Background: an optimization exercise with open tools, aiming at small area. Do not read the settings as production practice. Function was checked by simulation only, so behaviour that the tests miss may differ from the original. No activity file was given, so power comes from the tool's default toggle rates.

**design.v**
```verilog
`timescale 1ns / 1ps
module AXI_ANF#(
    parameter data_width = 24, parameter buff_len = 3)
    (
   input                   clk,
   input                   rst,
   input                   EN, 
   input [data_width-1:0]  s_axis_tdata,
   input                   s_axis_tvalid,
   input                   s_axis_tlast,
   output                  s_axis_tready,
   output [data_width-1:0] m_axis_tdata,
   output                  m_axis_tvalid,
   output                  m_axis_tlast,
   input                   m_axis_tready,
   input [31:0]            s_apb_paddr,
   input                   s_apb_psel,
   input                   s_apb_penable,
   input                   s_apb_pwrite,
   input [31:0]            s_apb_pwdata,
   output                  s_apb_pready,
   output [31:0]           s_apb_prdata,
   output                  s_apb_pslverr,
   output                  led_test
    );
   reg [data_width-1:0]    r_m_axis_tdata;
   reg                     r_m_axis_tvalid;
   reg                     r_m_axis_tlast;
   reg                     r_led;
   localparam         STATE_TYPE_idle =             6'b000000;
   localparam         STATE_TYPE_transferred_left = 6'b000001; 
   localparam         STATE_TYPE_calculate1_left =  6'b000010;                          
   localparam         STATE_TYPE_calculate2_left =  6'b000011; 
   localparam         STATE_TYPE_calculate3_left =  6'b000100; 
   localparam         STATE_TYPE_calculate4_left =  6'b000101;  
   localparam         STATE_TYPE_calculate5_left =  6'b000110;
   localparam         STATE_TYPE_calculate6_left =  6'b000111;
   localparam         STATE_TYPE_calculate7_left =  6'b001000;
   localparam         STATE_TYPE_calculate8_left =  6'b001001;
   localparam         STATE_TYPE_calculate9_left =  6'b001010;
   localparam         STATE_TYPE_calculate10_left = 6'b001011;
   localparam         STATE_TYPE_calculate11_left = 6'b001100;
   localparam         STATE_TYPE_calculate12_left = 6'b001101;
   localparam         STATE_TYPE_calculate13_left = 6'b001110;
   localparam         STATE_TYPE_calculate14_left = 6'b001111;
   localparam         STATE_TYPE_calculate15_left = 6'b010000;
   localparam         STATE_TYPE_calculate16_left = 6'b010001;
   localparam         STATE_TYPE_calculate17_left = 6'b010010;
   localparam         STATE_TYPE_calculate1_buffer= 6'b010011;
   localparam         STATE_TYPE_calculate55_left = 6'b010100;
   localparam         STATE_TYPE_transferred_right= 6'b100000;
   localparam         STATE_TYPE_calculate1_rt =  6'b100010;                          
   localparam         STATE_TYPE_calculate2_rt =  6'b100011; 
   localparam         STATE_TYPE_calculate3_rt =  6'b100100; 
   localparam         STATE_TYPE_calculate4_rt =  6'b100101;  
   localparam         STATE_TYPE_calculate5_rt =  6'b100110;
   localparam         STATE_TYPE_calculate6_rt =  6'b100111;
   localparam         STATE_TYPE_calculate7_rt =  6'b101000;
   localparam         STATE_TYPE_calculate8_rt =  6'b101001;
   localparam         STATE_TYPE_calculate9_rt =  6'b101010;
   localparam         STATE_TYPE_calculate10_rt = 6'b101011;
   localparam         STATE_TYPE_calculate11_rt = 6'b101100;
   localparam         STATE_TYPE_calculate12_rt = 6'b101101;
   localparam         STATE_TYPE_calculate13_rt = 6'b101110;
   localparam         STATE_TYPE_calculate14_rt = 6'b101111;
   localparam         STATE_TYPE_calculate15_rt = 6'b110000;
   localparam         STATE_TYPE_calculate16_rt = 6'b110001;
   localparam         STATE_TYPE_calculate17_rt = 6'b110010;
   localparam         STATE_TYPE_calculate1_buffer_rt= 6'b110011;
   localparam         STATE_TYPE_calculate55_rt = 6'b110100;
   localparam         STATE_TYPE_transferred0 =     6'b111111;  
   integer value;
   reg                     reset;
   reg [5:0]                      state;
   wire                           ready;
   reg                            tlast;
   reg signed [data_width-1:0]    data;
   reg signed [data_width-1:0]    v,v_rt;  
   reg signed [data_width-1:0]    e,e_rt;  
   reg signed [data_width-1:0]    sm,sm1,sm2;  
   reg signed [data_width-1:0]    am,am1,a_init;  
   reg signed [data_width-1:0]    rhom,rhom1,rho_init, rho_inf;  
   reg signed [data_width-1:0]    sm_rt,sm1_rt,sm2_rt;  
   reg signed [data_width-1:0]    am_rt,am1_rt;  
   reg signed [data_width-1:0]    rhom_rt,rhom1_rt;  
   reg signed [data_width-1:0]    mu;  
   reg signed [data_width-1:0]    lambda;  
   reg signed [data_width-1:0]  AC18,AC18_rt;
   reg signed [(data_width*2)-1:0]  AC0, AC1, AC2, AC9, AC10, AC11,AC12,AC13,ac;  
   reg signed [(data_width*3)-1:0]  AC3, AC4, AC5,AC6,AC7,AC8,AC14,AC15,AC16,AC17;  
   reg signed [(data_width*2)-1:0]  AC0_rt, AC1_rt, AC2_rt, AC9_rt, AC10_rt, AC11_rt,AC12_rt,AC13_rt;  
   reg signed [(data_width*3)-1:0]  AC3_rt, AC4_rt, AC5_rt,AC6_rt,AC7_rt,AC8_rt,AC14_rt,AC15_rt,AC16_rt,AC17_rt;  
   always @(posedge clk or negedge rst)
   begin
      if (rst == 1'b0)begin
         state <= STATE_TYPE_idle;
         r_led <= 0;
         r_m_axis_tvalid <= 1'b0;
         e <= 0;
         v <= 0;
         sm1<=0;
         sm<=0;
         sm2<=0;
         rhom<=0;
         am <= 0;
         AC0<=0; AC1<=0; AC2<=0; AC9<=0; AC10<=0; AC11<=0;AC12<=0;AC13<=0;
         AC3<=0; AC4<=0; AC5<=0;AC6<=0;AC7<=0;AC8<=0;AC14<=0;AC15<=0;AC16<=0;AC17<=0;
         AC18 <= 0;
         e_rt <= 0;
         v_rt <= 0;
         sm1_rt<=0;
         sm_rt<=0;
         sm2_rt<=0;
         rhom_rt<=0;
         am_rt <= 0;
         AC0_rt<=0; AC1_rt<=0; AC2_rt<=0; AC9_rt<=0; AC10_rt<=0; AC11_rt<=0;AC12_rt<=0;AC13_rt<=0;
         AC3_rt<=0; AC4_rt<=0; AC5_rt<=0;AC6_rt<=0;AC7_rt<=0;AC8_rt<=0;AC14_rt<=0;AC15_rt<=0;AC16_rt<=0;AC17_rt<=0;
         AC18_rt <= 0;
      end else if (reset == 1)begin
         state <= STATE_TYPE_idle;
         r_led <= 0;
         r_m_axis_tvalid <= 1'b0;
         e <= 0;
         v <= 0;
         sm1<=0;
         sm<=0;
         sm2<=0;
         rhom<=0;
         am <= 0;
         AC0<=0; AC1<=0; AC2<=0; AC9<=0; AC10<=0; AC11<=0;AC12<=0;AC13<=0;
         AC3<=0; AC4<=0; AC5<=0;AC6<=0;AC7<=0;AC8<=0;AC14<=0;AC15<=0;AC16<=0;AC17<=0;
         AC18 <= 0;
         e_rt <= 0;
         v_rt <= 0;
         sm1_rt<=0;
         sm_rt<=0;
         sm2_rt<=0;
         rhom_rt<=0;
         am_rt <= 0;
         AC0_rt<=0; AC1_rt<=0; AC2_rt<=0; AC9_rt<=0; AC10_rt<=0; AC11_rt<=0;AC12_rt<=0;AC13_rt<=0;
         AC3_rt<=0; AC4_rt<=0; AC5_rt<=0;AC6_rt<=0;AC7_rt<=0;AC8_rt<=0;AC14_rt<=0;AC15_rt<=0;AC16_rt<=0;AC17_rt<=0;
         AC18_rt <= 0;
      end else begin
         case (state)
            STATE_TYPE_idle :
            begin
               r_m_axis_tvalid <= 1'b0;
               if( EN == 1)begin
                    r_led <= 1;
                   if ((s_axis_tvalid == 1'b1) & (ready == 1'b1))begin
                      if(s_axis_tlast == 0)begin
                            state <= STATE_TYPE_transferred_left;
                      end else
                            state <= STATE_TYPE_transferred_right;
                   end
               end else begin
                    r_led <= 0;
                    if ((s_axis_tvalid == 1'b1) & (ready == 1'b1))
                      state <= STATE_TYPE_transferred0;
               end
             end
            STATE_TYPE_transferred_left:
               begin
                  r_m_axis_tvalid <= 1'b1;
                  r_m_axis_tdata <= e;    
                  r_m_axis_tlast <= tlast;
                  v <= s_axis_tdata;      
                  tlast <= s_axis_tlast;
                  state <= STATE_TYPE_calculate1_left;
               end
            STATE_TYPE_calculate1_left:
                begin
                    r_m_axis_tvalid <= 1'b0;
                    AC0 <= lambda * rhom1 + (24'h7fffff - lambda)* rho_inf;  
                    state <= STATE_TYPE_calculate2_left;
                end
             STATE_TYPE_calculate2_left:
                begin
                    AC1 <= (AC0 >>> 23);  
                    state <= STATE_TYPE_calculate3_left;
                end   
             STATE_TYPE_calculate3_left:
                begin
                    rhom <= AC1[data_width-1:0];  
                    state <= STATE_TYPE_calculate4_left;
                end 
             STATE_TYPE_calculate4_left:
                begin
                    AC3 <= rhom*am1*sm1;  
                    AC4 <= rhom*rhom*sm2;  
                    state <= STATE_TYPE_calculate5_left;
                end 
            STATE_TYPE_calculate5_left:
                begin
                    AC6 <= AC3 >>> 45;  
                    AC7 <= AC4 >>> 46;  
                    AC18 <= v >>> 4;  
                    state <= STATE_TYPE_calculate55_left;
                end
            STATE_TYPE_calculate55_left:
                begin
                    AC5 <= AC18; 
                    state <= STATE_TYPE_calculate6_left;
                end
            STATE_TYPE_calculate6_left:
                begin
                    AC8 <= AC6 + AC5 - AC7; 
                    state <= STATE_TYPE_calculate7_left;
                end
            STATE_TYPE_calculate7_left:
                begin
                    sm <= AC8[data_width-1:0];  
                    state <= STATE_TYPE_calculate8_left;
                end
            STATE_TYPE_calculate8_left:
                begin
                    AC2 <= am1*sm1;  
                    AC9 <= sm2;  
                    AC10<= sm;   
                    state <= STATE_TYPE_calculate9_left;
                end
            STATE_TYPE_calculate9_left:
                begin
                    AC11 <= AC2 >>>22;  
                    state <= STATE_TYPE_calculate10_left;
                end
            STATE_TYPE_calculate10_left:
                begin
                    AC12 <= AC9 + AC10 - AC11; 
                    state <= STATE_TYPE_calculate11_left;
                end
            STATE_TYPE_calculate11_left:
                begin
                    AC13 <= AC12 <<<4;  
                    state <= STATE_TYPE_calculate12_left;
                end
            STATE_TYPE_calculate12_left:
                begin
                    e <= AC13[data_width-1:0];  
                    state <= STATE_TYPE_calculate13_left;
                end 
             STATE_TYPE_calculate13_left:
                begin
                    AC14 <= mu * e * sm1;  
                    state <= STATE_TYPE_calculate14_left;
                end    
              STATE_TYPE_calculate14_left:
                begin
                    AC15 <= am1;  
                    AC16 <= AC14 >>> 43 ;  
                    state <= STATE_TYPE_calculate15_left;
                end 
              STATE_TYPE_calculate15_left:
                begin
                    AC17 <= AC15+AC16;  
                    state <= STATE_TYPE_calculate1_buffer;
                end 
              STATE_TYPE_calculate1_buffer:
                begin
                    am <= AC17[data_width-1:0];  
                    state <= STATE_TYPE_calculate16_left;
                end
              STATE_TYPE_calculate16_left:
                begin
                    sm2 <= sm1;
                    state <= STATE_TYPE_calculate17_left;
                end 
              STATE_TYPE_calculate17_left:
                begin
                    sm1 <= sm;
                    state <= STATE_TYPE_idle;
                end 
              STATE_TYPE_transferred_right:
               begin
                  r_m_axis_tvalid <= 1'b1;
                  r_m_axis_tdata <= e_rt;    
                  r_m_axis_tlast <= tlast;
                  v_rt <= s_axis_tdata;      
                  tlast <= s_axis_tlast;
                  state <= STATE_TYPE_calculate1_rt;
               end
            STATE_TYPE_calculate1_rt:
                begin
                    r_m_axis_tvalid <= 1'b0;
                    AC0_rt <= lambda * rhom1_rt + (24'h7fffff - lambda)* rho_inf;  
                    state <= STATE_TYPE_calculate2_rt;
                end
             STATE_TYPE_calculate2_rt:
                begin
                    AC1_rt <= (AC0_rt >>> 23);  
                    state <= STATE_TYPE_calculate3_rt;
                end   
             STATE_TYPE_calculate3_rt:
                begin
                    rhom_rt <= AC1_rt[data_width-1:0];  
                    state <= STATE_TYPE_calculate4_rt;
                end 
             STATE_TYPE_calculate4_rt:
                begin
                    AC3_rt <= rhom_rt*am1_rt*sm1_rt;  
                    AC4_rt <= rhom_rt*rhom_rt*sm2_rt;  
                    state <= STATE_TYPE_calculate5_rt;
                end 
            STATE_TYPE_calculate5_rt:
                begin
                    AC6_rt <= AC3_rt >>> 45;  
                    AC7_rt <= AC4_rt >>> 46;  
                    AC18_rt <= v_rt >>> 4;  
                    state <= STATE_TYPE_calculate55_rt;
                end
            STATE_TYPE_calculate55_rt:
                begin
                    AC5_rt <= AC18_rt; 
                    state <= STATE_TYPE_calculate6_rt;
                end
            STATE_TYPE_calculate6_rt:
                begin
                    AC8_rt <= AC6_rt + AC5_rt - AC7_rt; 
                    state <= STATE_TYPE_calculate7_rt;
                end
            STATE_TYPE_calculate7_rt:
                begin
                    sm_rt <= AC8_rt[data_width-1:0];  
                    state <= STATE_TYPE_calculate8_rt;
                end
            STATE_TYPE_calculate8_rt:
                begin
                    AC2_rt <= am1_rt*sm1_rt;  
                    AC9_rt <= sm2_rt;  
                    AC10_rt<= sm_rt;   
                    state <= STATE_TYPE_calculate9_rt;
                end
            STATE_TYPE_calculate9_rt:
                begin
                    AC11_rt <= AC2_rt >>>22;  
                    state <= STATE_TYPE_calculate10_rt;
                end
            STATE_TYPE_calculate10_rt:
                begin
                    AC12_rt <= AC9_rt + AC10_rt - AC11_rt; 
                    state <= STATE_TYPE_calculate11_rt;
                end
            STATE_TYPE_calculate11_rt:
                begin
                    AC13_rt <= AC12_rt <<<4;  
                    state <= STATE_TYPE_calculate12_rt;
                end
            STATE_TYPE_calculate12_rt:
                begin
                    e_rt <= AC13_rt[data_width-1:0];  
                    state <= STATE_TYPE_calculate13_rt;
                end 
             STATE_TYPE_calculate13_rt:
                begin
                    AC14_rt <= mu * e_rt * sm1_rt;  
                    state <= STATE_TYPE_calculate14_rt;
                end    
              STATE_TYPE_calculate14_rt:
                begin
                    AC15_rt <= am1_rt;  
                    AC16_rt <= AC14_rt >>> 43 ;  
                    state <= STATE_TYPE_calculate15_rt;
                end 
              STATE_TYPE_calculate15_rt:
                begin
                    AC17_rt <= AC15_rt+AC16_rt;  
                    state <= STATE_TYPE_calculate1_buffer_rt;
                end 
              STATE_TYPE_calculate1_buffer_rt:
                begin
                    am_rt <= AC17_rt[data_width-1:0];  
                    state <= STATE_TYPE_calculate16_rt;
                end
              STATE_TYPE_calculate16_rt:
                begin
                    sm2_rt <= sm1_rt;
                    state <= STATE_TYPE_calculate17_rt;
                end 
              STATE_TYPE_calculate17_rt:
                begin
                    sm1_rt <= sm_rt;
                    state <= STATE_TYPE_idle;
                end 
              STATE_TYPE_transferred0:
               begin
                  r_m_axis_tvalid <= 1'b1;
                  r_m_axis_tdata <= data;
                  r_m_axis_tlast <= tlast;
                  data <= s_axis_tdata;
                  tlast <= s_axis_tlast;
                  state <= STATE_TYPE_idle;
               end
            default 
               state <= STATE_TYPE_idle;
         endcase
      end
   end
   always @(posedge clk)
   begin
      if (rst == 1'b0 | reset == 1)begin
         am1 <= a_init;
         rhom1 <= rho_init;
         am1_rt <= a_init;
         rhom1_rt <= rho_init;
      end else begin
         if (state == STATE_TYPE_calculate16_left)begin
            rhom1 <= rhom;
            am1 <= am;
         end
         if (state == STATE_TYPE_calculate16_rt)begin
            rhom1_rt <= rhom_rt;
            am1_rt <= am_rt;
         end
      end
   end
   always @(posedge clk)
   begin
        if (rst == 1'b0)begin
             a_init <= 'h200000;          
             rho_init <= 'h666666;        
             rho_inf <= 'h666666;    
             mu <= 'h005000;         
             lambda <= 'h19999a;     
        end else begin
             if ((s_apb_pwrite == 1'b1) & (s_apb_psel == 1'b1) & (s_apb_penable == 1'b1))begin
                    value <= s_apb_pwdata;
                    if(s_apb_pwdata[2:0] == 3'b111)
                        reset<=1;
                    if(s_apb_pwdata[2:0] == 3'b001)begin 
                        a_init <= s_apb_pwdata[26:3];
                    end
                    if(s_apb_pwdata[2:0] == 3'b010)begin 
                        rho_init <= s_apb_pwdata[26:3];
                    end
                    if(s_apb_pwdata[2:0] == 3'b011) 
                        rho_inf <= s_apb_pwdata[26:3];
                    if(s_apb_pwdata[2:0] == 3'b100) 
                        mu <= s_apb_pwdata[26:3];
                    if(s_apb_pwdata[2:0] == 3'b101) 
                        lambda <= s_apb_pwdata[26:3];
                    if(s_apb_pwdata[2:0] == 3'b110)
                        reset<=0;
            end   
         end
   end
   assign ready = m_axis_tready | (~s_axis_tvalid);
   assign s_axis_tready = ready;
   assign m_axis_tvalid = r_m_axis_tvalid;
   assign m_axis_tdata = r_m_axis_tdata;
   assign m_axis_tlast = r_m_axis_tlast;
   assign s_apb_pready = 1'b1;
   assign s_apb_prdata = value;
   assign s_apb_pslverr = 1'b0;
   assign led_test = r_led;
endmodule
```
**run.sh**
```bash
#!/bin/bash
# synth_recipe.tcl (not shown) runs the flow's synth.tcl, then flattens the netlist and writes it again
# the make line also repeats each setting of config.mk as NAME=value (left out here)
make -C /OpenROAD-flow-scripts/flow DESIGN_CONFIG=/design/flow/config.mk WORK_HOME=/design/flow/orfs CLKGATE_MAP_FILE= SYNTH_SCRIPT=/design/flow/synth_recipe.tcl finish
```
**config.mk**
```make
export PLATFORM = sky130hd
export DESIGN_NAME = AXI_ANF
export DESIGN_NICKNAME = AXI_ANF
export VERILOG_FILES = /design/flow/design.v
export SDC_FILE = /design/flow/constraint.sdc
export NUM_CORES = 8
export LEC_CHECK = 0
export CAP_MARGIN = 20
export CORE_MARGIN = 2
export CORE_UTILIZATION = 45
export SLEW_MARGIN = 20
```
**constraint.sdc**
```tcl
create_clock -name core_clock -period 20.0 [get_ports {clk}]
set_input_delay 4.0000 -clock core_clock [delete_from_list [all_inputs] [get_ports {clk}]]
set_output_delay 4.0000 -clock core_clock [all_outputs]
set_load 0.01 [all_outputs]
```
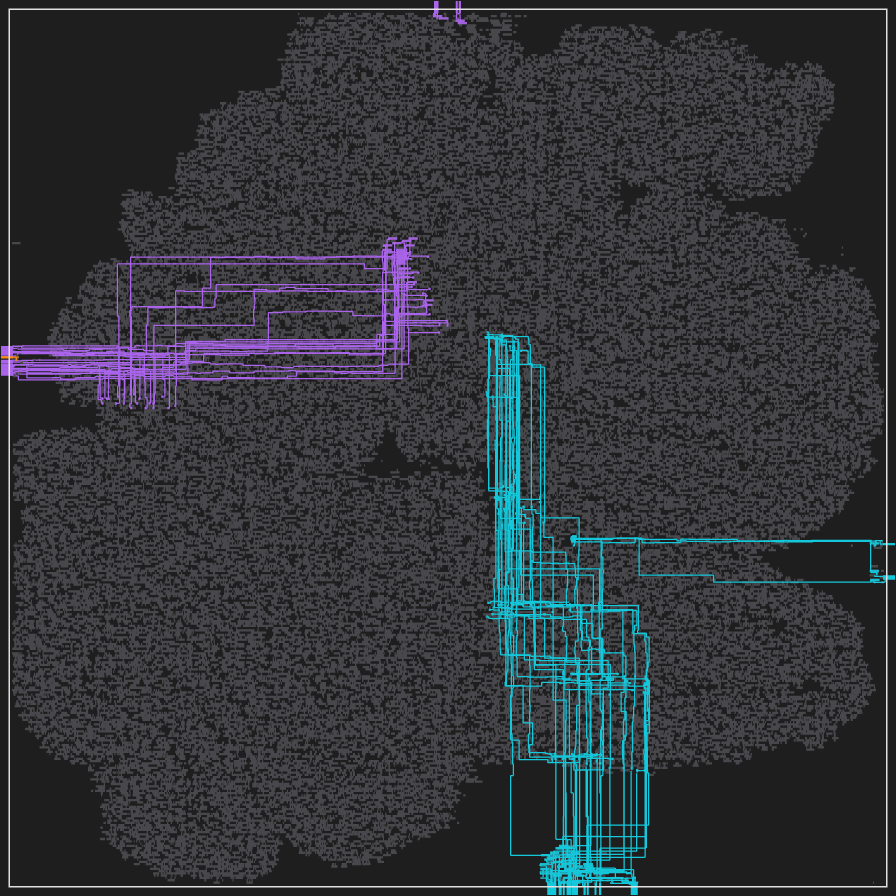
(images/port_nets.png)
`s_axis_tdata`: shown in purple, direction input, edge 20 left, 4 top, end cells 64, wire 13800 um. `s_axis_tready`: shown in orange, direction output, edge left, end cells 1, wire 12.6 um. `s_apb_pwdata`: shown in cyan, direction input, edge 29 bottom, 3 right, end cells 166, wire 22.7 mm.

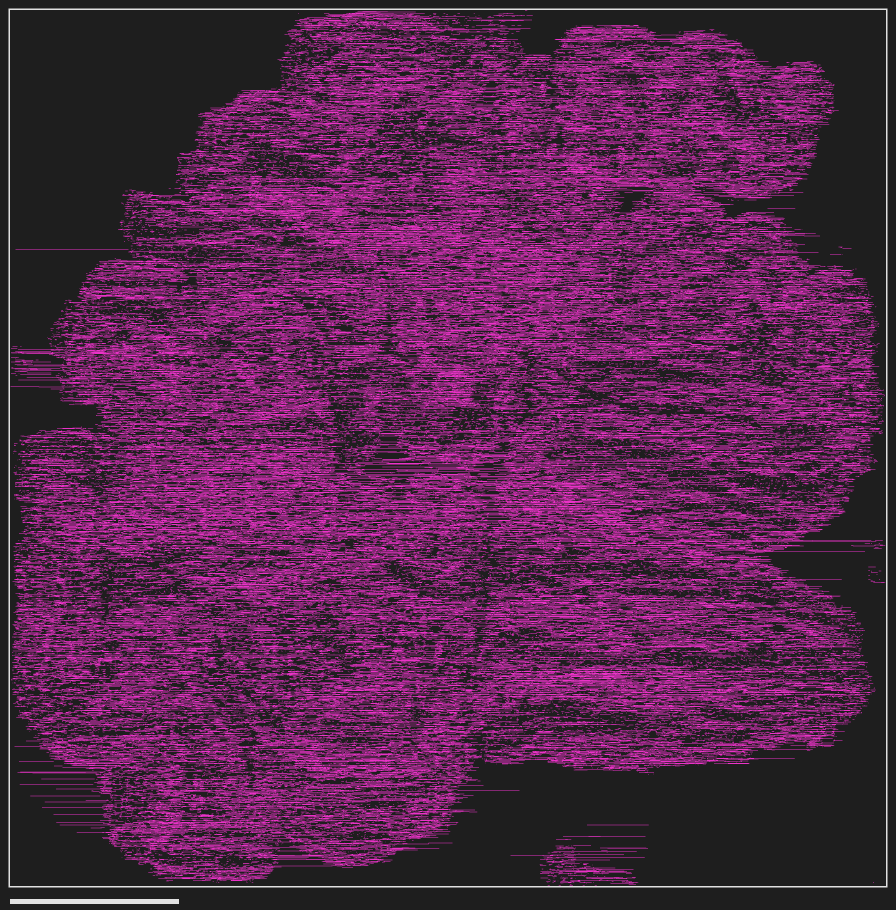
(images/met1.png)
The bar under the picture is 200 um long.
The layer holds 40% of the routed length. The layer carries 580 mm of wire. The longest straight run is 253 um.
Post-Route WL: 1430000 um
Vias: 341000
GR Layer Usage met1: 0.369

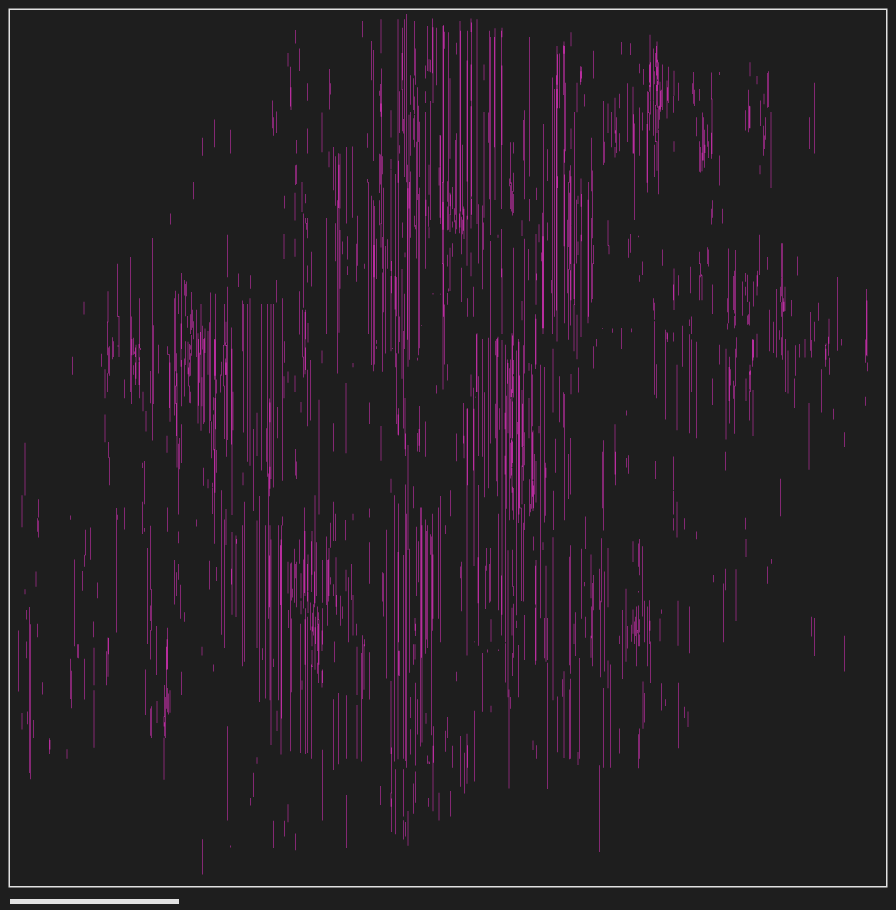
(images/met4.png)
The bar under the picture is 200 um long.
706 nets have wire on it. The wires run mostly vertical.

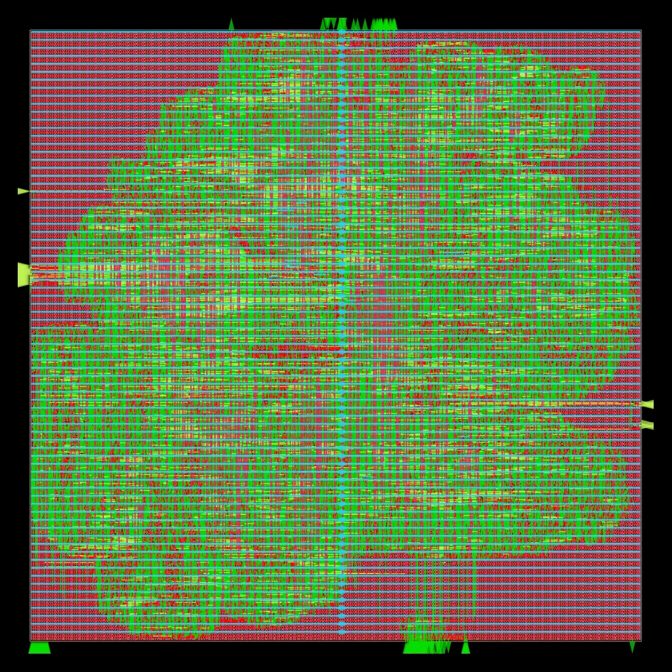
(images/layout.png)
final cell count without fillers: 65300
Die ar.: 1080000 sq um
Top Ports: 159
post-route core utilization: 0.474

==> run notes <==
* Post-CTS Resized at 0
* Simple-gate share of the synthesized area at 0.156
* RR Startpoint: e[7]$_DFFE_PN0P_
* Final worst-path cycle share at 0.914
* Worst Tran Pin Value at 1.24 ns
* Post-Syn Instances at 52600
* Data required, critical path at 20.67 ns
* Worst-path clk slew at 0.06 ns
* Synth area leaders: fa_1, inv_1, nand2_1, ha_1, dfrtp_1
* Clk sinks at 1475
* Post-CTS Hold Fix Bufs at 0
* CP endpoint kind: flip-flop
* #FFs+latches synth at 1475
* Commonest non-fill, non-tap cell in the layout: inv_1
* Post-synth top area share at 0.519
* Max-slew violations at 0
* Sw Pwr at 14.4 mW
* Worst Path Arrival at 18.96 ns
* Largest net degree at the start of global routing at 183
* Synth Area per Inst at 9.18 sq um
* Most frequent cell after synthesis: inv_1
* Post-synthesis compound-gate area fraction at 0.0373
* Seq/Total Area, Yosys at 0.0771
* Syn nets at 67900
* Post-Syn Area at 483000 sq um
* Peak supply drop at 0.755 mV
* Status: complete, no violations
* Fillcell total at 103000
* RD Place Congestion at 0.896
* Hold WC Path Type: flip-flop to flip-flop
* CTS tree: built
* Largest family of logic cells by synthesized area: adder cells
* Global route overflow at 0
* Layout area overhead at 5.13%
* CP max FO at 26
* Kind of critical path: flip-flop to flip-flop
* Setup TNS at 0 ns
* Hold Path Origin: tlast$_DFFE_PP_
* NumNets Final at 66400
* Initial antenna violation count at 85
* EDFF count, synth at 179
* Max_cap viols at 0
* Mux contribution to synthesized area at 0.000148
* Top cells by count, synth: inv_1, fa_1, nand2_1
* Post-Synth XOR/XNOR Area at 0.0162
* Vias in the first global route at 372000
* Power Density at 52.9 nW/um^2
* Hold Fails Final Rpt at 0
power by group through the flow:
stage / Combinational [mW] / Sequential (mW) / Clock [mW]
2_1_floorplan: 13.3 / 3.28 / 0
3_3_place_gp: 19.7 / 3.38 / 0
3_5_place_dp: 19.9 / 3.38 / 0
4_1_cts: 20.0 / 3.32 / 3.48
5_1_grt: 22.5 / 3.34 / 3.59
6_report: 20.1 / 3.33 / 3.42
critical path, delay by kind of cell (launching register included):
kind            cells  cell delay (ns)
flops               1             1.09
fa+ha+maj          16             7.77
xor+xnor            1             0.87
simple gates       10             2.61
buf+inv            10             0.54
compound gates     18             5.16
final cells by class:
class,instances,area share
antenna,57,0.000281
clock inverter,86,0.00186
timing repair buffer,1082,0.0170
clock buffer,243,0.00986
inverter,12900,0.0954
multi-input combinational,35400,0.767
tap,14100,0.0349
sequential,1475,0.0741
cell families (layout without fill, tap and decap cells):
group	after synthesis	in the layout
buffers and inverters	15700	14300
adder cells (fa/ha/maj)	15300	15300
AO/OA/AOI/OAI	3015	3015
other	2	59
XOR/XNOR	886	886
multiplexers	7	7
AND/OR/NAND/NOR	16200	16200
flip-flops	1475	1475
per-stage QoR:
step           area (sq um)  setup slack, ns   util  total power, mW
2_1_floorplan        483000             4.73      -             16.6
3_3_place_gp         501000             1.81  0.468             23.1
3_5_place_dp         501000             1.72  0.468             23.2
4_1_cts              507000             1.62  0.474             26.8
5_1_grt              507000             1.01  0.474             29.4
6_report             507000             1.71  0.474             26.8
worst paths after layout:
check                                            to  slack, ns  cells past startpoint
max                            AC14[65]$_DFFE_PN0P_       1.71                     55
min                        r_m_axis_tlast$_DFFE_PP_       0.43                      0
max reg2reg                    AC14[65]$_DFFE_PN0P_       1.71                     55
min reg2reg                r_m_axis_tlast$_DFFE_PP_       0.43                      0
max in group asynchronous        sm1[5]$_DFFE_PN0P_      13.37                      5
min in group asynchronous   AC10_rt[15]$_DFFE_PN0P_       2.98                      1
layer usage:
layer | wire (um) | vias up | share of wire | track usage
met4 | 66400 | 32 | 0.046 | 0.103
met2 | 683000 | 11500 | 0.48 | 0.456
met3 | 105000 | 2486 | 0.073 | 0.0399
met1 | 580000 | 181000 | 0.40 | 0.369
met5 | 242 | - | 0.00017 | 0
li1 | - | 147000 | - | -

-- afterwards: timing with drivers on the ports --
The flow's constraints put no driver on any port. The routed layout listed below was extracted and timed again, unchanged, in two steps.
Step 1 sets driving cells, clkbuf_16 on the clock port and buf_2 on the other inputs (assumed; they add their load-dependent delay and slew).
Step 2 also shifts input and output timing later by t, the mid clock arrival at the registers, as if the neighbouring blocks saw the same clock.
a / b / c = no drivers / after step 1 / after step 2; a / b = the first two.
shift t [ns]: 1.039
slack for setup (ns): 1.715 / 1.715 / 1.715
worst setup path at the end: register to register
worst data-port slew with drivers (ns): 0.39
pins driven straight from the clock port: 1
After both steps setup and hold are still met in this run. For this run, drivers alone change the setup slack by 0.000 ns; drivers and shift together by 0.000 ns.
